Source: an optimization exercise on an open RTL-to-GDS flow (aim: small area and few clock cycles). Production flows keep margins and buffers that such runs may drop. Function was checked by simulation only, so behaviour that the tests miss may differ from the original. No activity file was given, so power comes from the tool's default toggle rates.

`design/flow/run.sh`:
```
#!/bin/bash
# synth_recipe.tcl (not shown) runs the flow's synth.tcl, then flattens the netlist and writes it again
# the make line also repeats each setting of config.mk as NAME=value (left out here)
make -C /OpenROAD-flow-scripts/flow DESIGN_CONFIG=/design/flow/config.mk WORK_HOME=/design/flow/orfs CLKGATE_MAP_FILE= SYNTH_SCRIPT=/design/flow/synth_recipe.tcl finish
```
`design/flow/config.mk`:
```
export PLATFORM = sky130hd
export DESIGN_NAME = core
export DESIGN_NICKNAME = core
export VERILOG_FILES = /design/flow/design.v
export SDC_FILE = /design/flow/constraint.sdc
export NUM_CORES = 4
export LEC_CHECK = 0
export CAP_MARGIN = 20
export CORE_MARGIN = 2
export CORE_UTILIZATION = 40
export SLEW_MARGIN = 20
```
`design/flow/constraint.sdc`:
```
create_clock -name core_clock -period 15.0 [get_ports {clock}]
set_input_delay 3.0000 -clock core_clock [delete_from_list [all_inputs] [get_ports {clock}]]
set_output_delay 3.0000 -clock core_clock [all_outputs]
set_load 0.01 [all_outputs]
```
`design/flow/design.v`:
```
module csr(
    input [11:0] raddr1,
    input [11:0] raddr2,
    output [31:0] rdata1,
    output [31:0] rdata2,
    input wen,
    input [11:0] waddr,
    input [31:0] wdata,
    input [31:0] trap_pc,
    input [4:0] trap_info,
    input [2:0] ctrl_mxip,  
    input ctrl_clk,
    input ctrl_reset,
    input ctrl_trap,
    input ctrl_mret,
    output ctrl_mie,  
    output [2:0] ctrl_mxie,
    output ctrl_addr_valid
);
    logic [31:0] misa;
    localparam [31:0] misa_mask = 'b00_0000_00000000000000000000000000;
    logic [31:0] mstatus;
    localparam [31:0] mstatus_mask = 'b0_00000000_0_0_0_0_0_0_00_00_00_00_0_1_0_0_0_1_0_0_0;
    assign ctrl_mie = mstatus[3];  
    logic [31:0] mie;
    localparam [31:0] mie_mask = {{16{1'b1}}, 4'b0, 12'b1_0_0_0_1_0_0_0_1_0_0_0};
    assign ctrl_mxie[0] = mie[11];
    assign ctrl_mxie[1] = mie[3];
    assign ctrl_mxie[2] = mie[7];
    logic [31:0] mtvec;
    logic [31:0] mscratch;
    logic [31:0] mepc;
    logic [31:0] mcause;
    logic [31:0] mtval;
    localparam [31:0] mhartid = 0;  
    localparam _mhartid = mhartid;
    wire [31:0] _mstatus = (mstatus & (~mstatus_mask)) | (wdata & mstatus_mask);
    wire [31:0] _misa = (misa & (~misa_mask)) | (wdata & misa_mask);
    wire [31:0] _mie = (mie & (~mie_mask)) | (wdata & mie_mask);
    wire [31:0] _mtvec = (wdata[1:0] < 2) ? wdata : mtvec;
    wire [31:0] _mscratch = wdata;
    wire [31:0] _mepc = {wdata[31:2], 2'b00};
    wire [31:0] _mcause = (wdata[31] ? (wdata[30:0] < 12 &&
                                 wdata[30:0] != 2 &&
                                 wdata[30:0] != 6 &&
                                 wdata[30:0] != 10) :
                                 (wdata[30:0] < 16 &&
                                     wdata[30:0] != 10 &&
                                     wdata[30:0] != 14)) ? wdata : mcause;
    wire [31:0] _mtval = wdata;
    wire [31:0] _mip = {20'b0, ctrl_mxip[0], 3'b0, ctrl_mxip[2], 3'b0, ctrl_mxip[1], 3'b0};
    wire [31:0] trap_mstatus = {mstatus[31:8], mstatus[3], mstatus[6:4], 1'b0, mstatus[2:0]};
    wire [31:0] trap_mcause = {trap_info[4], 27'b0, trap_info[3:0]};
    wire [31:0] mret_mstatus = {mstatus[31:8], 1'b0, mstatus[6:4], mstatus[7], mstatus[2:0]};
    wire [32:0] read1 = ( 
        (raddr1 == 'h300) ? {((wen && raddr1 == waddr) ? _mstatus : mstatus), 1'b1} : 
        (raddr1 == 'h301) ? {((wen && raddr1 == waddr) ? _misa : misa), 1'b1} : 
        (raddr1 == 'h304) ? {((wen && raddr1 == waddr) ? _mie : mie), 1'b1} : 
        (raddr1 == 'h305) ? {((wen && raddr1 == waddr) ? _mtvec : mtvec), 1'b1} : 
        (raddr1 == 'h340) ? {((wen && raddr1 == waddr) ? _mscratch : mscratch), 1'b1} : 
        (raddr1 == 'h341) ? {((wen && raddr1 == waddr) ? _mepc : mepc), 1'b1} : 
        (raddr1 == 'h342) ? {((wen && raddr1 == waddr) ? _mcause : mcause), 1'b1} : 
        (raddr1 == 'h343) ? {((wen && raddr1 == waddr) ? _mtval : mtval), 1'b1} : 
        (raddr1 == 'h344) ? {_mip, 1'b1} : 
        (raddr1 == 'hf14) ? {((wen && raddr1 == waddr) ? _mhartid : mhartid), 1'b1} : 33'b0);
    wire [32:0] read2 = ( 
        (raddr2 == 'h300) ? {((wen && raddr2 == waddr) ? _mstatus : mstatus), 1'b1} : 
        (raddr2 == 'h301) ? {((wen && raddr2 == waddr) ? _misa : misa), 1'b1} : 
        (raddr2 == 'h304) ? {((wen && raddr2 == waddr) ? _mie : mie), 1'b1} : 
        (raddr2 == 'h305) ? {((wen && raddr2 == waddr) ? _mtvec : mtvec), 1'b1} : 
        (raddr2 == 'h340) ? {((wen && raddr2 == waddr) ? _mscratch : mscratch), 1'b1} : 
        (raddr2 == 'h341) ? {((wen && raddr2 == waddr) ? _mepc : mepc), 1'b1} : 
        (raddr2 == 'h342) ? {((wen && raddr2 == waddr) ? _mcause : mcause), 1'b1} : 
        (raddr2 == 'h343) ? {((wen && raddr2 == waddr) ? _mtval : mtval), 1'b1} : 
        (raddr2 == 'h344) ? {_mip, 1'b1} : 
        (raddr2 == 'hf14) ? {((wen && raddr2 == waddr) ? _mhartid : mhartid), 1'b1} : 33'b0);
    assign rdata1 = read1[32:1];
    assign rdata2 = read2[32:1];
    wire _unused = read2[0];
    assign ctrl_addr_valid = read1[0];
    always_ff @ (posedge ctrl_clk) begin
        if (ctrl_reset) begin
            misa <= 'b01_0000_00000000000000000100000000;  
            mstatus <= 'b0_00000000_0_0_0_0_0_0_00_00_11_00_0_0_0_0_0_0_0_0_0;
            mie <= {32{1'b0}};
            mtvec <= 'h00000000;
            mscratch <= 'h00000000;
            mepc <= 'h00000000;
            mcause <= 'h00000000;
            mtval <= 'h00000000;
        end
        if (ctrl_trap) begin
            if (ctrl_mret) begin
                mstatus <= mret_mstatus;
            end else begin
                mstatus <= trap_mstatus;
                mepc <= trap_pc;
                mcause <= trap_mcause;
            end
        end else if (wen) begin
            case (waddr)
                'h300: mstatus <= _mstatus;
                'h301: misa <= _misa;
                'h304: mie <= _mie;
                'h305: mtvec <= _mtvec;
                'h340: mscratch <= _mscratch;
                'h341: mepc <= _mepc;
                'h342: mcause <= _mcause;
                'h343: mtval <= _mtval;
                default:;
            endcase
        end
    end
endmodule
module register_file(
    input [4:0] raddr1,
    input [4:0] raddr2,
    output [31:0] rdata1,
    output [31:0] rdata2,
    input [4:0] waddr,
    input [31:0] wdata,
    input wen,  
    input ctrl_clk  
);
    logic [31:0] regs [31:0];
    wire writing = wen && waddr != 0;
    assign rdata1 = writing && waddr == raddr1 ? wdata : (raddr1 == 0 ? 32'b0 : regs[raddr1]);
    assign rdata2 = writing && waddr == raddr2 ? wdata : (raddr2 == 0 ? 32'b0 : regs[raddr2]);
    always_ff @ (posedge ctrl_clk) begin
        if (writing) begin
            regs[waddr] <= wdata;
        end
    end
endmodule
module exception_decode(input [5:0] eid, output [3:0] code);
    assign code = eid[0] ? 2 :
                  eid[1] ? 0 :
                  eid[2] ? 11 :
                  eid[3] ? 3 :
                  eid[4] ? 6 :
                  eid[5] ? 4 : 4'bx;
endmodule
module interrupt_decode(input [2:0] eid, output [3:0] code);
    assign code = eid[0] ? 11:
                  eid[1] ? 3:
                  eid[2] ? 7: 4'bx;
endmodule
module fetcher(
    input [31:0] pc_jump_target,
    input [31:0] pc_exc_target,
    input ctrl_clk,
    input ctrl_reset,
    input ctrl_stall,
    input ctrl_next_stage_stall,
    input ctrl_jump,
    input ctrl_trap,
    output [31:0] icache_addr,
    output icache_req,
    input [31:0] icache_data,
    input icache_rdy,
    output logic [31:0] inst_reg,
    output logic [31:0] pc_reg,
    output logic [5:0] exc_reg,
    output logic ctrl_nop_reg,
    output ctrl_fetcher_stall
);
    logic [31:0] pc;
    wire ins_aligned = pc[1:0] == 0;
    assign icache_addr = pc;
    assign icache_req = ins_aligned;
    assign ctrl_fetcher_stall = ins_aligned && !icache_rdy;
    wire [31:0] next_pc = ctrl_jump ? pc_jump_target : (pc + 4);
    always_ff @ (posedge ctrl_clk) begin
        if (ctrl_reset) begin
            pc <= 32'h00100000;  
            ctrl_nop_reg <= 1;
        end else if (!ctrl_stall) begin
            pc <= ctrl_trap ? pc_exc_target : next_pc;
            inst_reg <= icache_data;
            pc_reg <= pc;
            exc_reg <= {5'b0, !ins_aligned} << 1;
            ctrl_nop_reg <= 0;
        end else begin
            if (!ctrl_next_stage_stall)  
                ctrl_nop_reg <= 1;
        end
    end
endmodule
module decoder(
    input [31:0] inst,
    input [31:0] pc,
    input [5:0]  exc,
    input [31:0] reg_rdata1,
    input [31:0] reg_rdata2,
    input [31:0] csr_rdata,
    output [4:0] reg_raddr1,
    output [4:0] reg_raddr2,
    output [11:0] csr_raddr,
    input ctrl_forward_valid_exec,
    input [4:0] ctrl_forward_rd_exec,
    input [31:0] forward_data_exec,
    input ctrl_forward_valid_mem,
    input [4:0] ctrl_forward_rd_mem,
    input [31:0] forward_data_mem,
    input ctrl_forward_mload_stall,
    input ctrl_forward_csr_valid_exec,
    input [11:0] ctrl_forward_csr_rd_exec,
    input [31:0] forward_csr_data_exec,
    input ctrl_forward_csr_valid_mem,
    input [11:0] ctrl_forward_csr_rd_mem,
    input [31:0] forward_csr_data_mem,
    input ctrl_clk,
    input ctrl_reset,
    input ctrl_trap,
    input ctrl_stall,
    input ctrl_next_stage_stall,
    input ctrl_nop,
    input ctrl_csr_addr_valid,
    output logic [31:0] op1_reg,     
    output logic [31:0] op2_reg,     
    output logic [4:0] rd_reg,       
    output logic [11:0] rd_csr_reg,  
    output logic [31:0] tmp_reg,     
    output logic [31:0] pc_reg,      
    output logic [5:0] exc_reg,      
    output logic [2:0] ctrl_alu_func_reg,  
    output logic ctrl_alu_sign_ext_reg,  
    output logic ctrl_nop_reg,  
    output logic ctrl_wb_reg,  
    output logic ctrl_wb_csr_reg,  
    output logic ctrl_mret_reg,  
    output logic ctrl_wfi_reg,  
    output logic [4:0] ctrl_mem_reg,  
    output [31:0] ctrl_pc_jump_target,  
    output ctrl_jump,  
    output ctrl_decoder_stall
);
    logic ctrl_skip_next_reg;
    wire [6:0] opcode = inst[6:0];
    wire [2:0] funct3 = inst[14:12];
    wire [11:0] funct12 = inst[31:20];
    wire [4:0] rs1 = inst[19:15];
    wire [4:0] rs2 = inst[24:20];
    wire [4:0] rd = inst[11:7];
    wire [31:0] ui = {inst[31:12], 12'b0};  
    wire [31:0] xxxi = {{20{inst[31]}}, inst[31:20]};  
    wire [20:0] jal_offset = {inst[31], inst[19:12], inst[20], inst[30:21], 1'b0};
    wire [11:0] jalr_offset = inst[31:20];
    wire [12:0] b_offset = {inst[31], inst[7], inst[30:25], inst[11:8], 1'b0};
    wire [11:0] l_offset = inst[31:20];
    wire [11:0] s_offset = {inst[31:25], inst[11:7]};
    wire [11:0] csr = inst[31:20];
    wire is_wfi = opcode == 7'b1110011 && funct3 == 0 && funct12 == 12'b000100000101;
    wire is_nop = ctrl_nop ||
                  ctrl_skip_next_reg ||
                  ctrl_trap ||
                  (opcode == 7'b0010011 && inst[31:7] == 0) ||
                  opcode == 7'b0001111;
    assign ctrl_decoder_stall = ctrl_forward_mload_stall &&
                                (((opcode == 7'b0010011 ||
                                  opcode == 7'b0110011 ||
                                  opcode == 7'b0000011 ||
                                  opcode == 7'b0100011 ||
                                  opcode == 7'b1100111 ||
                                  opcode == 7'b1100011 ||
                                  opcode == 7'b1110011) && ctrl_forward_rd_exec == rs1) ||
                                ((opcode == 7'b0110011 ||
                                  opcode == 7'b0100011 ||
                                  opcode == 7'b1100111 ||
                                  opcode == 7'b1100011) && ctrl_forward_rd_exec == rs2));
    assign reg_raddr1 = rs1;
    assign reg_raddr2 = rs2;
    wire [31:0] op1 = (ctrl_forward_valid_exec && rs1 == ctrl_forward_rd_exec) ? forward_data_exec:
                      (ctrl_forward_valid_mem && rs1 == ctrl_forward_rd_mem) ? forward_data_mem:
                                                                               reg_rdata1;
    wire [31:0] op2 = (ctrl_forward_valid_exec && rs2 == ctrl_forward_rd_exec) ? forward_data_exec:
                      (ctrl_forward_valid_mem && rs2 == ctrl_forward_rd_mem) ? forward_data_mem:
                                                                               reg_rdata2;
    wire mret = funct3 == 0 && funct12 == 12'b001100000010;
    wire [5:0] sys_exc = funct3 != 0 ? ({5'b0, !ctrl_csr_addr_valid} << 0) : (
        funct12 == 12'b001100000010 ? 0 :
        funct12 == 12'b000100000101 ? 0 :
        funct12 == 12'b000000000000 ? (1 << 2) :
        funct12 == 12'b000000000001 ? (1 << 3) :
                             (1 << 0));
    assign csr_raddr = csr;
    wire [31:0] csr_op = (ctrl_forward_csr_valid_exec && csr == ctrl_forward_csr_rd_exec) ? forward_csr_data_exec:
                         (ctrl_forward_csr_valid_mem && csr == ctrl_forward_csr_rd_mem) ? forward_csr_data_mem:
                                                                                          csr_rdata;
    wire [1:0] csr_func = funct3[1:0];
    wire [31:0] csr_tmp = funct3[2] ? {27'b0, rs1} : op1;
    assign ctrl_pc_jump_target =
        opcode == 7'b1101111 ? pc + $signed({{11{jal_offset[20]}}, jal_offset}) :
        opcode == 7'b1100111 ? op1 + $signed({{20{jalr_offset[11]}}, jalr_offset}) :
        opcode == 7'b1100011 ? pc + $signed({{19{b_offset[12]}}, b_offset}) : 'bx;
    assign ctrl_jump = (!ctrl_skip_next_reg) && (!ctrl_nop) &&
        (opcode == 7'b1101111 ? 1 :
        opcode == 7'b1100111 ? 1 :
        opcode == 7'b1100011 ?
            (funct3[2:1] == 0 ? ((op1 == op2) ^ (funct3[0])) :  
             (funct3[1] == 0 ?
                  (($signed(op1) < $signed(op2)) ^ (funct3[0])) :  
                  ((op1 < op2) ^ (funct3[0])))) :  
                  0);
    always_ff @ (posedge ctrl_clk) begin
        if (ctrl_reset) begin
            ctrl_skip_next_reg <= 0;
            ctrl_nop_reg <= 1;
        end else if (!ctrl_stall) begin
            if (!is_nop) begin
                case (opcode)
                    7'b0010011: begin
                        op1_reg <= op1;
                        op2_reg <= xxxi;
                        exc_reg <= exc;
                        ctrl_alu_func_reg <= funct3;
                        ctrl_alu_sign_ext_reg <= (funct3 == 3'b101) && inst[30];
                        ctrl_wb_reg <= 1;
                        ctrl_wb_csr_reg <= 0;
                        ctrl_mem_reg <= 0;
                    end
                    7'b0110011: begin
                        op1_reg <= op1;
                        op2_reg <= op2;
                        exc_reg <= exc;
                        ctrl_alu_func_reg <= funct3;
                        ctrl_alu_sign_ext_reg <= inst[30];
                        ctrl_wb_reg <= 1;
                        ctrl_wb_csr_reg <= 0;
                        ctrl_mem_reg <= 0;
                    end
                    7'b0110111: begin
                        op1_reg <= ui;
                        op2_reg <= 0;
                        exc_reg <= exc;
                        ctrl_alu_func_reg <= 3'b000;
                        ctrl_alu_sign_ext_reg <= 0;
                        ctrl_wb_reg <= 1;
                        ctrl_wb_csr_reg <= 0;
                        ctrl_mem_reg <= 0;
                    end
                    7'b0010111: begin
                        op1_reg <= ui;
                        op2_reg <= pc;
                        exc_reg <= exc;
                        ctrl_alu_func_reg <= 3'b000;
                        ctrl_alu_sign_ext_reg <= 0;
                        ctrl_wb_reg <= 1;
                        ctrl_wb_csr_reg <= 0;
                        ctrl_mem_reg <= 0;
                    end
                    7'b0000011: begin
                        op1_reg <= op1;
                        op2_reg <= {{20{l_offset[11]}}, l_offset};
                        exc_reg <= exc | ({5'b0, funct3[1:0] == 2'b11} << 0);
                        ctrl_alu_func_reg <= 3'b000;
                        ctrl_alu_sign_ext_reg <= 0;
                        ctrl_wb_reg <= 1;
                        ctrl_wb_csr_reg <= 0;
                        ctrl_mem_reg <= {funct3, 2'b10};
                    end
                    7'b0100011: begin
                        op1_reg <= op1;
                        op2_reg <= {{20{s_offset[11]}}, s_offset};
                        exc_reg <= exc | ({5'b0, funct3[1:0] == 2'b11} << 0);
                        tmp_reg <= op2;
                        ctrl_alu_func_reg <= 3'b000;
                        ctrl_alu_sign_ext_reg <= 0;
                        ctrl_wb_reg <= 0;
                        ctrl_wb_csr_reg <= 0;
                        ctrl_mem_reg <= {funct3, 2'b11};
                    end
                    7'b1101111, 7'b1100111: begin
                        op1_reg <= pc;
                        op2_reg <= 4;
                        exc_reg <= exc;
                        ctrl_alu_func_reg <= 3'b000;
                        ctrl_alu_sign_ext_reg <= 0;
                        ctrl_wb_reg <= 1;
                        ctrl_wb_csr_reg <= 0;
                        ctrl_mem_reg <= 0;  
                    end
                    7'b1110011: begin
                        op1_reg <= csr_op;
                        op2_reg <= 0;
                        exc_reg <= exc | sys_exc;
                        rd_csr_reg <= csr;
                        ctrl_alu_func_reg <= 3'b000;
                        ctrl_alu_sign_ext_reg <= 0;
                        ctrl_wb_reg <= funct3 != 0;  
                        ctrl_wb_csr_reg <= csr_func != 0 && rs1 != 0;
                        ctrl_mem_reg <= 0;
                        tmp_reg <=
                            csr_func == 2'b01 ? csr_tmp :
                            csr_func == 2'b10 ? (csr_op | csr_tmp) :
                            csr_func == 2'b11 ? (csr_op & (~csr_tmp)) : 'bx;
                    end
                    7'b1100011: begin
                        exc_reg <= exc;
                        ctrl_wb_reg <= 0;
                        ctrl_wb_csr_reg <= 0;
                        ctrl_mem_reg <= 0;
                    end
                    default: begin  
                        exc_reg <= exc | (1 << 0);
                        ctrl_wb_reg <= 0;
                        ctrl_wb_csr_reg <= 0;
                        ctrl_mem_reg <= 0;
                    end
                endcase
                rd_reg <= rd;
                pc_reg <= pc;
                ctrl_mret_reg <= opcode == 7'b1110011 && mret;
                ctrl_wfi_reg <= is_wfi;
                ctrl_skip_next_reg <= ctrl_jump;
            end else begin  
                ctrl_skip_next_reg <= ctrl_trap;
            end
            ctrl_nop_reg <= is_nop;
        end else begin  
            if (!ctrl_next_stage_stall)  
                ctrl_nop_reg <= 1;
        end
    end
endmodule
module executor(
    input [31:0] op1,
    input [31:0] op2,
    input [4:0] rd,
    input [11:0] rd_csr,
    input [31:0] tmp,
    input [31:0] pc,
    input [5:0] exc,
    input ctrl_clk,
    input ctrl_reset,
    input ctrl_trap,
    input ctrl_stall,
    input ctrl_next_stage_stall,
    input [2:0] ctrl_alu_func,
    input ctrl_alu_sign_ext,
    input ctrl_nop,
    input ctrl_wb,
    input ctrl_wb_csr,
    input ctrl_mret,
    input ctrl_wfi,
    input [4:0] ctrl_mem,
    output logic [31:0] res_reg,     
    output logic [4:0] rd_reg,
    output logic [11:0] rd_csr_reg,
    output logic [31:0] tmp_reg,
    output logic [31:0] pc_reg,
    output logic [5:0] exc_reg,
    output logic ctrl_nop_reg,
    output logic ctrl_wb_reg,
    output logic ctrl_wb_csr_reg,
    output logic ctrl_mret_reg,
    output logic ctrl_wfi_reg,
    output logic [4:0] ctrl_mem_reg,
    output ctrl_forward_valid,
    output [4:0] ctrl_forward_rd,
    output [31:0] forward_data,
    output ctrl_forward_mload_stall,
    output ctrl_forward_csr_valid,
    output [11:0] ctrl_forward_csr_rd,
    output [31:0] forward_csr_data,
    output ctrl_executor_stall
);
    wire is_nop = ctrl_nop || ctrl_trap;
    assign ctrl_executor_stall = 0;
    assign ctrl_forward_valid = (!is_nop) && ctrl_wb && (!ctrl_mem[1]) && rd != 0;
    assign ctrl_forward_mload_stall = (!is_nop) && ctrl_mem[1:0] == 2'b10;
    assign ctrl_forward_rd = rd;
    assign forward_data = res;
    assign ctrl_forward_csr_valid = (!is_nop) && ctrl_wb_csr;
    assign ctrl_forward_csr_rd = rd_csr;
    assign forward_csr_data = tmp;
    wire [31:0] res = ctrl_alu_func == 3'b000 ? (ctrl_alu_sign_ext ? op1 - op2 : op1 + op2) :
               ctrl_alu_func == 3'b010 ? ($signed(op1) < $signed(op2) ? 1 : 0) :
               ctrl_alu_func == 3'b011 ? (op1 < op2 ? 1 : 0) :
               ctrl_alu_func == 3'b100 ? (op1 ^ op2) :
               ctrl_alu_func == 3'b110 ? (op1 | op2) :
               ctrl_alu_func == 3'b111 ? (op1 & op2) :
               ctrl_alu_func == 3'b001 ? (op1 << op2[4:0]) :
               ctrl_alu_func == 3'b101 ? (ctrl_alu_sign_ext ? $signed(op1) >> op2[4:0] : op1 >> op2[4:0]) : 'bx;
    always_ff @ (posedge ctrl_clk) begin
        if (ctrl_reset)
            ctrl_nop_reg <= 1;
        else if (!ctrl_stall) begin
            if (!is_nop) begin
                res_reg <= res;
                rd_reg <= rd;
                rd_csr_reg <= rd_csr;
                tmp_reg <= tmp;
                pc_reg <= pc;
                exc_reg <= exc;
                ctrl_wb_reg <= ctrl_wb;
                ctrl_wb_csr_reg <= ctrl_wb_csr;
                ctrl_mret_reg <= ctrl_mret;
                ctrl_wfi_reg <= ctrl_wfi;
                ctrl_mem_reg <= ctrl_mem;
            end else begin
            end
            ctrl_nop_reg <= is_nop;
        end else begin
            if (!ctrl_next_stage_stall)
                ctrl_nop_reg <= 1;
        end
    end
endmodule
module memory(
    input [31:0] res_alu,
    input [4:0] rd,
    input [11:0] rd_csr,
    input [31:0] tmp,
    input [31:0] pc,
    input [5:0] exc,
    output [31:0] dcache_addr,
    output [31:0] dcache_wdata,
    output [1:0] dcache_ws,
    output dcache_req,
    output dcache_wr,
    input [31:0] dcache_rdata,
    input dcache_rdy,
    input ctrl_clk,
    input ctrl_reset,
    input ctrl_trap,
    input ctrl_stall,
    input ctrl_next_stage_stall,
    input ctrl_wb,
    input ctrl_wb_csr,
    input ctrl_mret,
    input ctrl_wfi,
    input ctrl_nop,
    input ctrl_ext_irq_trigger,
    input [4:0] ctrl_mem,
    output logic [31:0] res_reg,
    output logic [4:0] rd_reg,
    output logic [11:0] rd_csr_reg,
    output logic [31:0] tmp_reg,
    output logic [31:0] pc_reg,
    output logic [5:0] exc_reg,
    output logic ctrl_nop_reg,
    output logic ctrl_wb_reg,
    output logic ctrl_wb_csr_reg,
    output logic ctrl_mret_reg,
    output logic ctrl_wfi_reg,
    output ctrl_forward_valid,
    output [4:0] ctrl_forward_rd,
    output [31:0] forward_data,
    output ctrl_forward_csr_valid,
    output [11:0] ctrl_forward_csr_rd,
    output [31:0] forward_csr_data,
    output ctrl_ext_irq,
    output ctrl_sw_irq,
    output ctrl_timer_irq,
    output ctrl_mem_stall
);
    wire is_nop = ctrl_nop || ctrl_trap;
    logic [63:0] mtime_regs [1:0];
    logic meip;
    logic msip;
    wire meip_clear = (!ctrl_nop) && valid && dcache_wr &&
                      (mreg_addr == 'b111 && dcache_wdata != 0);
    assign ctrl_ext_irq = (meip_clear ? 0 : meip) || ctrl_ext_irq_trigger;
    assign ctrl_sw_irq = msip;
    wire [2:0] mreg_addr = dcache_addr[31:3] == 29'h400 ?    'b001 :
                           dcache_addr[31:3] == 29'h401 ? 'b101 :
                           dcache_addr[31:2] == 30'h804 ?     'b011 :
                           dcache_addr[31:2] == 30'h805 ? 'b111 : 0;
    assign ctrl_timer_irq = mtime_regs[0] >= mtime_regs[1];
    wire aligned = dcache_ws == 2'b01 ? (dcache_addr[0] == 0) :
                   dcache_ws == 2'b10 ? (dcache_addr[1:0] == 0) : 1;
    wire valid = ctrl_mem[1] && exc == 0 && aligned;
    assign dcache_req = (!is_nop) && valid && (!mreg_addr[0]);
    assign dcache_wr = ctrl_mem[0];
    assign dcache_ws = ctrl_mem[3:2];  
    assign dcache_wdata = tmp;
    assign dcache_addr = res_alu;
    assign ctrl_mem_stall = dcache_req && (!dcache_rdy);
    assign ctrl_forward_valid = (!is_nop) && ctrl_wb && rd != 0;
    assign ctrl_forward_rd = rd;
    assign forward_data = res;
    assign ctrl_forward_csr_valid = (!is_nop) && ctrl_wb_csr;
    assign ctrl_forward_csr_rd = rd_csr;
    assign forward_csr_data = tmp;
    wire sgn = ctrl_mem[4];
    wire [5:0] mreg_off = {dcache_addr[2:0], 3'b0};
    wire [31:0] rdata = mreg_addr[0] ?
                        (mreg_addr[1] == 0 ? mtime_regs[mreg_addr[2]][(mreg_off + 31) -: 32] :  
                                             (mreg_addr[2] ? 0 : {31'b0, msip})) :  
                        dcache_rdata;
    wire [31:0] res_mem =
        dcache_ws == 2'b00 ? {{24{sgn ? rdata[7] : 1'b0}}, rdata[7:0]} :  
        dcache_ws == 2'b01 ? {{16{sgn ? rdata[15] : 1'b0}}, rdata[15:0]} :  
                             rdata;  
    wire [31:0] res = (ctrl_mem[1:0] == 2'b10) ? res_mem : res_alu;
    always_ff @ (posedge ctrl_clk) begin
        if (ctrl_reset) begin
            ctrl_nop_reg <= 1;
            mtime_regs[0] <= 0;
            meip <= 0;
            msip <= 0;
        end
        else if (!ctrl_stall) begin
            if (!is_nop) begin
                if (mreg_addr[0] && valid && dcache_wr) begin
                    if (!mreg_addr[1]) begin
                        case (dcache_ws)
                            'b00: mtime_regs[mreg_addr[2]][(mreg_off + 7) -: 8] <= dcache_wdata[7:0];
                            'b01: mtime_regs[mreg_addr[2]][(mreg_off + 15) -: 16] <= dcache_wdata[15:0];
                            'b10: mtime_regs[mreg_addr[2]][(mreg_off + 31) -: 32] <= dcache_wdata[31:0];
                        endcase
                    end else begin
                        case (mreg_addr[2])
                            'b0: msip <= dcache_wdata[0];
                            'b1:;
                        endcase
                    end
                end
                res_reg <= res;
                rd_reg <= rd;
                rd_csr_reg <= rd_csr;
                tmp_reg <= tmp;
                pc_reg <= pc;
                exc_reg <= exc | ({6{ctrl_mem[1]}} & (
                    {5'b0, !aligned} << (dcache_wr ? 6 : 4)));
                ctrl_wb_reg <= ctrl_wb;
                ctrl_wb_csr_reg <= ctrl_wb_csr;
                ctrl_mret_reg <= ctrl_mret;
                ctrl_wfi_reg <= ctrl_wfi;
            end else begin
            end
            ctrl_nop_reg <= is_nop;
        end else begin
            if (!ctrl_next_stage_stall)
                ctrl_nop_reg <= 1;
        end
        if (is_nop || !(mreg_addr == 'b001 && valid && dcache_wr))
            mtime_regs[0] <= mtime_regs[0] + 1;  
        meip <= ctrl_ext_irq;
    end
endmodule
module writeback(
    input [31:0] res,
    input [4:0] rd,
    input [11:0] rd_csr,
    input [31:0] tmp,
    input [31:0] pc,
    input [5:0] exc,
    input ctrl_clk,
    input ctrl_stall,
    input ctrl_wb,
    input ctrl_wb_csr,
    input ctrl_mret,
    input ctrl_wfi,
    input ctrl_nop,
    input ctrl_ext_irq,
    input ctrl_sw_irq,
    input ctrl_timer_irq,
    input ctrl_mie,
    input [2:0] ctrl_mxie,
    output [4:0] reg_waddr,
    output [31:0] reg_wdata,
    output reg_wen,
    output [11:0] csr_raddr,
    input [31:0] csr_rdata,
    output [11:0] csr_waddr,
    output [31:0] csr_wdata,
    output csr_wen,
    output [31:0] csr_trap_pc,
    output [4:0] csr_trap_info,
    output ctrl_writeback_stall,
    output ctrl_trap,
    output [31:0] ctrl_pc_exc_target,
    output ctrl_wfi_stall,
    output [2:0] ctrl_mxip
);
    assign ctrl_mxip = {
        ctrl_timer_irq,
        ctrl_sw_irq,
        ctrl_ext_irq
    };
    wire is_exc = (!ctrl_nop) && exc != 0;
    wire is_mret = (!ctrl_nop) && ctrl_mret;
    wire is_trap = is_exc || ((ctrl_mxie & ctrl_mxip) != 0 && ctrl_mie);
    wire valid = (!ctrl_nop) && (!ctrl_stall) && exc == 0;
    assign reg_waddr = rd;
    assign reg_wdata = res;
    assign reg_wen = valid && ctrl_wb;
    assign ctrl_writeback_stall = 0;
    assign csr_waddr = rd_csr;
    assign csr_wdata = tmp;
    assign csr_wen = valid && ctrl_wb_csr;
    exception_decode _exc_decode(exc, ecause);
    interrupt_decode _irq_decode(ctrl_mxie & ctrl_mxip, icause);
    wire [31:0] mtvec_base = {csr_rdata[31:2], 2'b00};
    wire [3:0] icause;
    wire [3:0] ecause;
    wire [3:0] cause = is_exc ? ecause : icause;
    assign csr_raddr = is_trap ? 'h305 : 'h341;
    assign csr_trap_pc = pc;
    assign csr_trap_info = {!is_exc, cause};
    assign ctrl_pc_exc_target = is_trap ? (csr_rdata[0] ? (mtvec_base + {26'b0, cause, 2'b0}) : mtvec_base) :
                                          (csr_rdata + 4);
    assign ctrl_trap = is_trap || is_mret;  
    assign ctrl_wfi_stall = (!ctrl_nop) && ctrl_wfi && (!is_trap);
endmodule
module core (
    input clock,
    input reset,
    input irq,
    output [31:0] icache_addr,
    output icache_req,
    input [31:0] icache_data,
    input icache_rdy,
    output [31:0] dcache_addr,
    output [31:0] dcache_wdata,
    output [1:0] dcache_ws,
    output dcache_req,
    output dcache_wr,
    input [31:0] dcache_rdata,
    input dcache_rdy
);
    wire [31:0] pc_jump_target;
    wire [31:0] pc_exc_target;
    wire ctrl_jump;
    wire ctrl_trap;
    wire ctrl_fetcher_stall;
    wire ctrl_decoder_stall;
    wire ctrl_executor_stall;
    wire ctrl_mem_stall;
    wire ctrl_writeback_stall;
    wire ctrl_ext_irq;
    wire ctrl_sw_irq;
    wire ctrl_timer_irq;
    wire ctrl_mie;
    wire [2:0] ctrl_mxie;
    wire [2:0] ctrl_mxip;
    wire [4:0] reg_raddr1;
    wire [4:0] reg_raddr2;
    wire [31:0] reg_rdata1;
    wire [31:0] reg_rdata2;
    wire [4:0] reg_waddr;
    wire [31:0] reg_wdata;
    wire reg_wen;
    wire [11:0] csr_raddr1;
    wire [11:0] csr_raddr2;
    wire [31:0] csr_rdata1;
    wire [31:0] csr_rdata2;
    wire [11:0] csr_waddr;
    wire [31:0] csr_wdata;
    wire csr_wen;
    wire [31:0] csr_trap_pc;
    wire [4:0] csr_trap_info;
    wire ctrl_csr_addr_valid;
    csr csr_reg(
        .raddr1(csr_raddr1),
        .raddr2(csr_raddr2),
        .rdata1(csr_rdata1),
        .rdata2(csr_rdata2),
        .waddr(csr_waddr),
        .wdata(csr_wdata),
        .wen(csr_wen),
        .trap_pc(csr_trap_pc),
        .trap_info(csr_trap_info),
        .ctrl_mxip(ctrl_mxip),
        .ctrl_clk(clock),
        .ctrl_reset(reset),
        .ctrl_trap(ctrl_trap),
        .ctrl_mret((!ctrl_nop_mem_o) && ctrl_mret_mem_o),
        .ctrl_mie(ctrl_mie),
        .ctrl_mxie(ctrl_mxie),
        .ctrl_addr_valid(ctrl_csr_addr_valid)
    );
    register_file main_reg(
        .raddr1(reg_raddr1),
        .raddr2(reg_raddr2),
        .rdata1(reg_rdata1),
        .rdata2(reg_rdata2),
        .waddr(reg_waddr),
        .wdata(reg_wdata),
        .wen(reg_wen),
        .ctrl_clk(clock)
    );
    wire ctrl_wfi_stall;
    wire ctrl_fetcher_stall_in = ctrl_fetcher_stall ||
                                 ctrl_decoder_stall ||
                                 ctrl_executor_stall ||
                                 ctrl_mem_stall ||
                                 ctrl_writeback_stall ||
                                 ctrl_wfi_stall;
    wire ctrl_decoder_stall_in = ctrl_decoder_stall ||
                                 ctrl_fetcher_stall ||  
                                 ctrl_executor_stall ||
                                 ctrl_mem_stall ||
                                 ctrl_writeback_stall ||
                                 ctrl_wfi_stall;
    wire ctrl_executor_stall_in = ctrl_executor_stall ||
                                  ctrl_mem_stall ||
                                  ctrl_writeback_stall ||
                                  ctrl_wfi_stall;
    wire ctrl_mem_stall_in = ctrl_mem_stall ||
                             ctrl_writeback_stall ||
                             ctrl_wfi_stall;
    wire ctrl_wb_stall_in = ctrl_writeback_stall ||
                            ctrl_wfi_stall;
    wire [31:0] inst_if_o;
    wire [31:0] pc_if_o;
    wire [5:0] exc_if_o;
    wire ctrl_nop_if_o;
    fetcher if_stage(
        .pc_jump_target(pc_jump_target),
        .pc_exc_target(pc_exc_target),
        .ctrl_clk(clock),
        .ctrl_reset(reset),
        .ctrl_stall(ctrl_fetcher_stall_in),
        .ctrl_next_stage_stall(ctrl_decoder_stall_in),
        .ctrl_jump(ctrl_jump),
        .ctrl_trap(ctrl_trap),
        .icache_addr(icache_addr),
        .icache_req(icache_req),
        .icache_data(icache_data),
        .icache_rdy(icache_rdy),
        .inst_reg(inst_if_o),
        .pc_reg(pc_if_o),
        .exc_reg(exc_if_o),
        .ctrl_nop_reg(ctrl_nop_if_o),
        .ctrl_fetcher_stall(ctrl_fetcher_stall)
    );
    wire [31:0] op1_id_o;
    wire [31:0] op2_id_o;
    wire [4:0] rd_id_o;
    wire [11:0] rd_csr_id_o;
    wire [31:0] tmp_id_o;
    wire [31:0] pc_id_o;
    wire [5:0] exc_id_o;
    wire [2:0] ctrl_alu_func_id_o;
    wire ctrl_alu_sign_ext_id_o;
    wire ctrl_nop_id_o;
    wire ctrl_wb_id_o;
    wire ctrl_wb_csr_id_o;
    wire ctrl_mret_id_o;
    wire ctrl_wfi_id_o;
    wire [4:0] ctrl_mem_id_o;
    wire ctrl_forward_valid_exec;
    wire [4:0] ctrl_forward_rd_exec;
    wire [31:0] forward_data_exec;
    wire ctrl_forward_mload_stall;
    wire ctrl_forward_valid_mem;
    wire [4:0] ctrl_forward_rd_mem;
    wire [31:0] forward_data_mem;
    wire ctrl_forward_csr_valid_exec;
    wire [11:0] ctrl_forward_csr_rd_exec;
    wire [31:0] forward_csr_data_exec;
    wire ctrl_forward_csr_valid_mem;
    wire [11:0] ctrl_forward_csr_rd_mem;
    wire [31:0] forward_csr_data_mem;
    decoder id_stage(
        .inst(inst_if_o),
        .pc(pc_if_o),
        .exc(exc_if_o),
        .reg_rdata1(reg_rdata1),
        .reg_rdata2(reg_rdata2),
        .csr_rdata(csr_rdata1),
        .reg_raddr1(reg_raddr1),
        .reg_raddr2(reg_raddr2),
        .csr_raddr(csr_raddr1),
        .ctrl_forward_valid_exec(ctrl_forward_valid_exec),
        .ctrl_forward_rd_exec(ctrl_forward_rd_exec),
        .forward_data_exec(forward_data_exec),
        .ctrl_forward_valid_mem(ctrl_forward_valid_mem),
        .ctrl_forward_rd_mem(ctrl_forward_rd_mem),
        .forward_data_mem(forward_data_mem),
        .ctrl_forward_mload_stall(ctrl_forward_mload_stall),
        .ctrl_forward_csr_valid_exec(ctrl_forward_csr_valid_exec),
        .ctrl_forward_csr_rd_exec(ctrl_forward_csr_rd_exec),
        .forward_csr_data_exec(forward_csr_data_exec),
        .ctrl_forward_csr_valid_mem(ctrl_forward_csr_valid_mem),
        .ctrl_forward_csr_rd_mem(ctrl_forward_csr_rd_mem),
        .forward_csr_data_mem(forward_csr_data_mem),
        .ctrl_clk(clock),
        .ctrl_reset(reset),
        .ctrl_trap(ctrl_trap),
        .ctrl_stall(ctrl_decoder_stall_in),
        .ctrl_next_stage_stall(ctrl_executor_stall_in),
        .ctrl_nop(ctrl_nop_if_o),
        .ctrl_csr_addr_valid(ctrl_csr_addr_valid),
        .op1_reg(op1_id_o),
        .op2_reg(op2_id_o),
        .rd_reg(rd_id_o),
        .rd_csr_reg(rd_csr_id_o),
        .tmp_reg(tmp_id_o),
        .pc_reg(pc_id_o),
        .exc_reg(exc_id_o),
        .ctrl_alu_func_reg(ctrl_alu_func_id_o),
        .ctrl_alu_sign_ext_reg(ctrl_alu_sign_ext_id_o),
        .ctrl_nop_reg(ctrl_nop_id_o),
        .ctrl_wb_reg(ctrl_wb_id_o),
        .ctrl_wb_csr_reg(ctrl_wb_csr_id_o),
        .ctrl_mret_reg(ctrl_mret_id_o),
        .ctrl_wfi_reg(ctrl_wfi_id_o),
        .ctrl_mem_reg(ctrl_mem_id_o),
        .ctrl_pc_jump_target(pc_jump_target),
        .ctrl_jump(ctrl_jump),
        .ctrl_decoder_stall(ctrl_decoder_stall)
    );
    wire [31:0] res_ex_o;
    wire [4:0] rd_ex_o;
    wire [11:0] rd_csr_ex_o;
    wire [31:0] tmp_ex_o;
    wire [31:0] pc_ex_o;
    wire [5:0] exc_ex_o;
    wire ctrl_nop_ex_o;
    wire ctrl_wb_ex_o;
    wire ctrl_wb_csr_ex_o;
    wire ctrl_mret_ex_o;
    wire ctrl_wfi_ex_o;
    wire [4:0] ctrl_mem_ex_o;
    executor ex_stage(
        .op1(op1_id_o),
        .op2(op2_id_o),
        .rd(rd_id_o),
        .rd_csr(rd_csr_id_o),
        .tmp(tmp_id_o),
        .pc(pc_id_o),
        .exc(exc_id_o),
        .ctrl_clk(clock),
        .ctrl_reset(reset),
        .ctrl_trap(ctrl_trap),
        .ctrl_stall(ctrl_executor_stall_in),
        .ctrl_next_stage_stall(ctrl_mem_stall_in),
        .ctrl_alu_func(ctrl_alu_func_id_o),
        .ctrl_alu_sign_ext(ctrl_alu_sign_ext_id_o),
        .ctrl_nop(ctrl_nop_id_o),
        .ctrl_wb(ctrl_wb_id_o),
        .ctrl_wb_csr(ctrl_wb_csr_id_o),
        .ctrl_mret(ctrl_mret_id_o),
        .ctrl_wfi(ctrl_wfi_id_o),
        .ctrl_mem(ctrl_mem_id_o),
        .res_reg(res_ex_o),
        .rd_reg(rd_ex_o),
        .rd_csr_reg(rd_csr_ex_o),
        .tmp_reg(tmp_ex_o),
        .pc_reg(pc_ex_o),
        .exc_reg(exc_ex_o),
        .ctrl_nop_reg(ctrl_nop_ex_o),
        .ctrl_wb_reg(ctrl_wb_ex_o),
        .ctrl_wb_csr_reg(ctrl_wb_csr_ex_o),
        .ctrl_mret_reg(ctrl_mret_ex_o),
        .ctrl_wfi_reg(ctrl_wfi_ex_o),
        .ctrl_mem_reg(ctrl_mem_ex_o),
        .ctrl_forward_valid(ctrl_forward_valid_exec),
        .ctrl_forward_rd(ctrl_forward_rd_exec),
        .forward_data(forward_data_exec),
        .ctrl_forward_mload_stall(ctrl_forward_mload_stall),
        .ctrl_forward_csr_valid(ctrl_forward_csr_valid_exec),
        .ctrl_forward_csr_rd(ctrl_forward_csr_rd_exec),
        .forward_csr_data(forward_csr_data_exec),
        .ctrl_executor_stall(ctrl_executor_stall)
    );
    wire [31:0] res_mem_o;
    wire [4:0] rd_mem_o;
    wire [11:0] rd_csr_mem_o;
    wire [31:0] tmp_mem_o;
    wire [31:0] pc_mem_o;
    wire [5:0] exc_mem_o;
    wire ctrl_nop_mem_o;
    wire ctrl_wb_mem_o;
    wire ctrl_wb_csr_mem_o;
    wire ctrl_mret_mem_o;
    wire ctrl_wfi_mem_o;
    memory mem_stage(
        .res_alu(res_ex_o),
        .rd(rd_ex_o),
        .rd_csr(rd_csr_ex_o),
        .tmp(tmp_ex_o),
        .pc(pc_ex_o),
        .exc(exc_ex_o),
        .dcache_addr(dcache_addr),
        .dcache_wdata(dcache_wdata),
        .dcache_ws(dcache_ws),
        .dcache_req(dcache_req),
        .dcache_wr(dcache_wr),
        .dcache_rdata(dcache_rdata),
        .dcache_rdy(dcache_rdy),
        .ctrl_clk(clock),
        .ctrl_reset(reset),
        .ctrl_trap(ctrl_trap),
        .ctrl_stall(ctrl_mem_stall_in),
        .ctrl_next_stage_stall(ctrl_wb_stall_in),
        .ctrl_nop(ctrl_nop_ex_o),
        .ctrl_ext_irq_trigger(irq),
        .ctrl_wb(ctrl_wb_ex_o),
        .ctrl_wb_csr(ctrl_wb_csr_ex_o),
        .ctrl_mret(ctrl_mret_ex_o),
        .ctrl_wfi(ctrl_wfi_ex_o),
        .ctrl_mem(ctrl_mem_ex_o),
        .res_reg(res_mem_o),
        .rd_reg(rd_mem_o),
        .rd_csr_reg(rd_csr_mem_o),
        .tmp_reg(tmp_mem_o),
        .pc_reg(pc_mem_o),
        .exc_reg(exc_mem_o),
        .ctrl_nop_reg(ctrl_nop_mem_o),
        .ctrl_wb_reg(ctrl_wb_mem_o),
        .ctrl_wb_csr_reg(ctrl_wb_csr_mem_o),
        .ctrl_mret_reg(ctrl_mret_mem_o),
        .ctrl_wfi_reg(ctrl_wfi_mem_o),
        .ctrl_forward_valid(ctrl_forward_valid_mem),
        .ctrl_forward_rd(ctrl_forward_rd_mem),
        .forward_data(forward_data_mem),
        .ctrl_forward_csr_valid(ctrl_forward_csr_valid_mem),
        .ctrl_forward_csr_rd(ctrl_forward_csr_rd_mem),
        .forward_csr_data(forward_csr_data_mem),
        .ctrl_ext_irq(ctrl_ext_irq),
        .ctrl_sw_irq(ctrl_sw_irq),
        .ctrl_timer_irq(ctrl_timer_irq),
        .ctrl_mem_stall(ctrl_mem_stall)
    );
    writeback wb_stage(
        .res(res_mem_o),
        .rd(rd_mem_o),
        .rd_csr(rd_csr_mem_o),
        .tmp(tmp_mem_o),
        .pc(pc_mem_o),
        .exc(exc_mem_o),
        .ctrl_clk(clock),
        .ctrl_stall(ctrl_wb_stall_in),
        .ctrl_wb(ctrl_wb_mem_o),
        .ctrl_wb_csr(ctrl_wb_csr_mem_o),
        .ctrl_mret(ctrl_mret_mem_o),
        .ctrl_wfi(ctrl_wfi_mem_o),
        .ctrl_nop(ctrl_nop_mem_o),
        .ctrl_ext_irq(ctrl_ext_irq),
        .ctrl_sw_irq(ctrl_sw_irq),
        .ctrl_timer_irq(ctrl_timer_irq),
        .ctrl_mie(ctrl_mie),
        .ctrl_mxie(ctrl_mxie),
        .reg_waddr(reg_waddr),
        .reg_wdata(reg_wdata),
        .reg_wen(reg_wen),
        .csr_raddr(csr_raddr2),
        .csr_rdata(csr_rdata2),
        .csr_waddr(csr_waddr),
        .csr_wdata(csr_wdata),
        .csr_wen(csr_wen),
        .csr_trap_pc(csr_trap_pc),
        .csr_trap_info(csr_trap_info),
        .ctrl_writeback_stall(ctrl_writeback_stall),
        .ctrl_trap(ctrl_trap),
        .ctrl_pc_exc_target(pc_exc_target),
        .ctrl_wfi_stall(ctrl_wfi_stall),
        .ctrl_mxip(ctrl_mxip)
    );
endmodule
```
**Pin map**

Pins as bars across the die edge, other pins in gray.
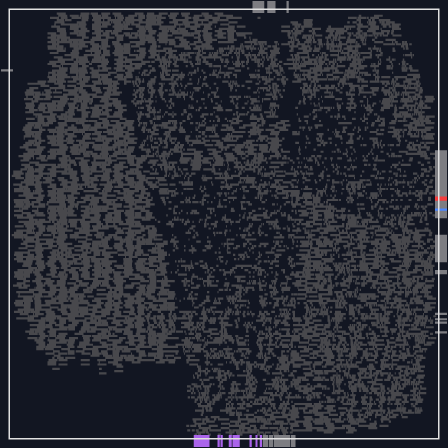
legend:
  red:
    port: `dcache_ws`
    pins: 2
    direction: output
    edge: right
  blue:
    port: `dcache_req`
    pins: 1
    direction: output
    edge: right
  purple:
    port: `icache_data`
    pins: 32
    direction: input
    edge: bottom

**Cell density map**

Scale bar: 200 um. 27 x 27 tiles, from dark purple (low) to yellow (high), 0 to 100% covered.
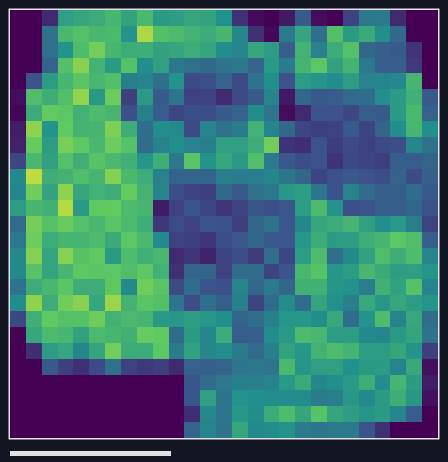
nearly empty tiles: 9.7%
emptiest ninth of the die: bottom left
densest ninth of the die: left middle
fullest tile: 90%
tiles over 75% full: 5.1%
mean over tiles: 43%

==> summary.log <==
qor: status.status complete, no violations
qor: detailed_routing.antenna_violating_nets_post_route 0
qor: cells_and_area.fillCellCount 25056
qor: cells_and_area.finish.instance_area 0.1248 mm^2
qor: power_and_ir_drop.p_sw_frac 0.2642
qor: global_routing.grt-ovfl-total 0
qor: setup_path.endpoint_kind flip-flop
qor: floorplanning.initial_utilization 0.4017
qor: clock_network.cts_setup_buffers 0
qor: placement.postPlaceCellArea 0.1179 mm^2
qor: detailed_routing.detail_route.vias_per_cell 6.771
qor: placement.hpwlAfterDp 355.5 mm
qor: run.maxCapViolCount 0
qor: synth.synth_cells 9235
qor: synth.share_of_the_yosys_chip_area_belonging_to_registers 0.4934
qor: global_routing.antenna_found_initial 17
qor: detailed_routing.detailroute.via_count 89211
qor: global_routing.vias_in_the_first_global_route 84843
qor: floorplanning.top_level_ports 170
qor: cells_and_area.register_area 0.05479 mm^2
qor: floorplanning.die_height 530.7 um
qor: sta.setup_violations 0
qor: cells_and_area.final_layout_size_suffix_gt1_frac 0.1740
qor: hold_path.hp-class reg2reg
qor: synth.ys_seq_elements 1900
qor: clock_network.clkSinkCount 1900
qor: placement.io_buffers 169
qor: sta.period_share 0.7177
qor: floorplanning.floorplan.core_area 0.2763 mm^2
qor: clock_network.clockBufferDepth 4
qor: global_routing.grt_first_pass_wirelength 689.6 mm
qor: clock_network.clock_slew_at_reported_path_ffs 70 ps
qor: global_routing.track_usage 0.3484
qor: sta.worst-slew-pin-transition 1340 ps
qor: sta.final_max_slew_viol_count 0
qor: detailed_routing.post-route-drc-count 0
qor: detailed_routing.first_pass_iters 8
qor: cells_and_area.multiInputGateArea 0.05327 mm^2
qor: power_and_ir_drop.pwr-share-seq 0.465
qor: sta.max_freq 0.09289 GHz
qor: setup_path.crit_path_top_delay_cell sky130_fd_sc_hd__a2111oi_1
qor: setup_path.cp_max_fo 51
qor: power_and_ir_drop.share_comb_of_total_power 0.122
qor: setup_path.critical_path_class reg2reg
qor: cells_and_area.mostFrequentLayoutCells 1670 x sky130_fd_sc_hd__edfxtp_1, 870 x sky130_fd_sc_hd__nand2_1, 737 x sky130_fd_sc_hd__mux4_2
qor: power_and_ir_drop.p_int 9.228 mW
qor: setup_path.crit_arrival 11540 ps
qor: synth.number_of_different_library_cells_in_the_post_synthesis_netlist 111
qor: detailed_routing.routed_wl_per_cell 38.08 um
qor: floorplanning.standard_cell_rows 193
qor: floorplanning.die-width 530.7 um
qor: synth.syn_area_per_cell 12.02 um^2
qor: cells_and_area.area_growth 12.51%
qor: clock_network.clock_tree.htree_level_count 4
qor: detailed_routing.drt_first_iter_violations 13642
qor: sta.timing.max_slew.rel_slack 0.09712
qor: clock_network.clockRootBuffer sky130_fd_sc_hd__clkbuf_16
qor: power_and_ir_drop.share_clk_of_total_power 0.413
qor: floorplanning.fp.dieArea 0.2816 mm^2
qor: power_and_ir_drop.power_density 100.5 mW/mm^2
qor: sta.finalSetupTns 0 ps
qor: global_routing.grt_max_degree 122
qor: cells_and_area.nets 9655
qor: power_and_ir_drop.vdd_drop_max 0.09277 mV
qor: clock_network.cts_inserted_buffers 207
qor: sta.count_of_endpoints_failing_hold_in_the_final_timing_report 0
qor: synth.ys_warn_count 6
qor: clock_network.hold_buffers 0
qor: synth.ys_async_sr_fraction 0
qor: sta.fin_worst_skew 122.1 ps
qor: sta.hold_ws 392.1 ps
qor: cells_and_area.layout_commonest_cell sky130_fd_sc_hd__edfxtp_1
qor: sta.period_needed 10770 ps
qor: setup_path.critPathRequiredTime 15780 ps
qor: synth.synth_edf_count 1670
qor: sta.grt_setup_unrepaired false
qor: synth.postSynth.topFlopCell sky130_fd_sc_hd__edfxtp_1
qor: placement.place_congestion 1.045
qor: power_and_ir_drop.netSwitchingPower 3.314 mW
qor: setup_path.max_stage_delay 840 ps
qor: power_and_ir_drop.power.leakage 42.66 nW
qor: clock_network.cts_resized 0
qor: detailed_routing.routed_wl 501.8 mm
qor: clock_network.tritoncts done
qor: clock_network.skew_pair_late_insertion_delay 930 ps
qor: setup_path.startpoint_type flip-flop
qor: cells_and_area.largest_register_ffs 1024
qor: synth.mappedNetlistArea 0.1110 mm^2
Testbench counts, summed over its fixed seeds: cycles 43,108.
==> worst max-delay path: cells and delay by family, from the launching register on <==
family / cells / cell delay, ps
AO/OA/AOI/OAI: 10 / 3570
AND/OR/NAND/NOR: 10 / 2310
flip-flops: 1 / 350
multiplexers: 2 / 910
buffers and inverters: 6 / 2190
adder cells (fa/ha/maj): 3 / 1320
==> per-stage QoR <==
step	worst slack [ps]	utilization	cells	total power, mW
2_1_floorplan	1083	-	9266	6.813
3_3_place_gp	3910	0.4265	12772	7.441
3_5_place_dp	4128	0.4269	12778	7.437
4_1_cts	4187	0.4511	13157	12.55
5_1_grt	3902	0.4519	13170	12.84
6_report	4235	0.4519	13176	12.54
==> power by group through the flow <==
stage          sequential [mW]  combinational [mW]  clock [mW]
5_1_grt                   5.83                1.59        5.42
3_3_place_gp              5.94                1.50           0
6_report                  5.83                1.54        5.18
2_1_floorplan             5.89               0.924           0
3_5_place_dp              5.94                1.49           0
4_1_cts                   5.83                1.50        5.22
==> Yosys cell counts, types with 48 or more instances <==
master	count	area (um^2)
sky130_fd_sc_hd__edfxtp_1	1670	50150
sky130_fd_sc_hd__nand2_1	871	3269
sky130_fd_sc_hd__mux4_2	737	16600
sky130_fd_sc_hd__nor2_1	634	2380
sky130_fd_sc_hd__clkbuf_1	528	1982
sky130_fd_sc_hd__a21oi_1	505	2527
sky130_fd_sc_hd__o21ai_0	478	2392
sky130_fd_sc_hd__ha_1	285	3566
sky130_fd_sc_hd__inv_1	255	957.2
sky130_fd_sc_hd__nor3_1	234	1171
sky130_fd_sc_hd__dfxtp_1	230	4604
sky130_fd_sc_hd__mux2i_1	216	2162
sky130_fd_sc_hd__nand3_1	202	1011
sky130_fd_sc_hd__xnor2_1	159	1393
sky130_fd_sc_hd__a22oi_1	122	915.9
sky130_fd_sc_hd__buf_1	120	450.4
sky130_fd_sc_hd__a211oi_1	119	893.4
sky130_fd_sc_hd__xor2_1	112	980.9
sky130_fd_sc_hd__o211ai_1	104	780.8
sky130_fd_sc_hd__a31oi_1	99	619.3
sky130_fd_sc_hd__and3_1	94	588.1
sky130_fd_sc_hd__nand4_1	94	588.1
sky130_fd_sc_hd__a22o_1	88	770.7
sky130_fd_sc_hd__a21o_1	80	600.6
sky130_fd_sc_hd__o22ai_1	76	475.5
sky130_fd_sc_hd__and2_1	65	406.6
sky130_fd_sc_hd__nor4_1	65	406.6
sky130_fd_sc_hd__mux2_2	64	720.7
sky130_fd_sc_hd__nor2b_1	61	381.6
sky130_fd_sc_hd__a221oi_1	56	490.5
sky130_fd_sc_hd__or3_1	56	350.3
sky130_fd_sc_hd__o221ai_1	54	473.0
sky130_fd_sc_hd__nand2b_1	51	319.1
sky130_fd_sc_hd__o31ai_1	48	360.4
==> cell type report <==
cell class                 instances  share of cell area
timing repair buffer             509             0.03554
clock buffer                     245             0.04312
inverter                         267            0.008048
sequential                      1900              0.4388
tap                             3705             0.03713
multi-input combinational       6410              0.4267
antenna                            6           0.0001203
clock inverter                   134             0.01051
==> worst paths after layout <==
path,startpoint,to,slack (ps),depth (start not counted)
worst max-delay path,ex_stage.res_reg[0],if_stage.pc[20],4230,31
worst min-delay path,id_stage.rd_csr_reg[11],ex_stage.rd_csr_reg[11],390,0
worst max register to register,ex_stage.res_reg[0],if_stage.pc[20],4230,31
worst min register to register,id_stage.rd_csr_reg[11],ex_stage.rd_csr_reg[11],390,0
==> cells by family after synthesis <==
logic type,count (synthesis),share of synthesized area
AO/OA/AOI/OAI,2256,0.1366
XOR/XNOR,271,0.02139
adder cells (fa/ha/maj),291,0.03322
buffers and inverters,956,0.03306
flip-flops,1900,0.4934
multiplexers,1020,0.1760
other,1,0.00003379
AND/OR/NAND/NOR,2540,0.1063
==> layer usage <==
metal	track usage	wire [um]	share of wire	up-vias
met4	0.2099	37420	0.075	8
met5	0	51	0.00010	-
li1	-	-	-	36408
met1	0.4565	189700	0.38	45572
met3	0.07275	52850	0.11	1235
met2	0.5316	221800	0.44	5988

## what the ideal ports hide
No port has a modelled driver above. Below, the same layout with a new extraction and two added sets of constraints. Step 1 (the two cells are an assumption about what drives the block):
set clk [get_ports {clock}]
set_driving_cell -lib_cell sky130_fd_sc_hd__clkbuf_16 $clk
set_driving_cell -lib_cell sky130_fd_sc_hd__buf_2 [delete_from_list [all_inputs] $clk]
Step 2 also shifts input and output timing later by t, the mid clock arrival at the registers, as if the neighbouring blocks saw the same clock. Three values: no drivers, after step 1, after step 2; two values: the first two.
t (ns): 0.975
slack for setup (ns): 4.235 / 4.235 / 4.060
worst setup path after step 2: input to register
clock arrival spread, ns: 0.122 / 0.122
After both steps setup and hold are still met in this run. For this run, drivers alone change the setup slack by 0.000 ns; drivers and shift together by -0.175 ns.
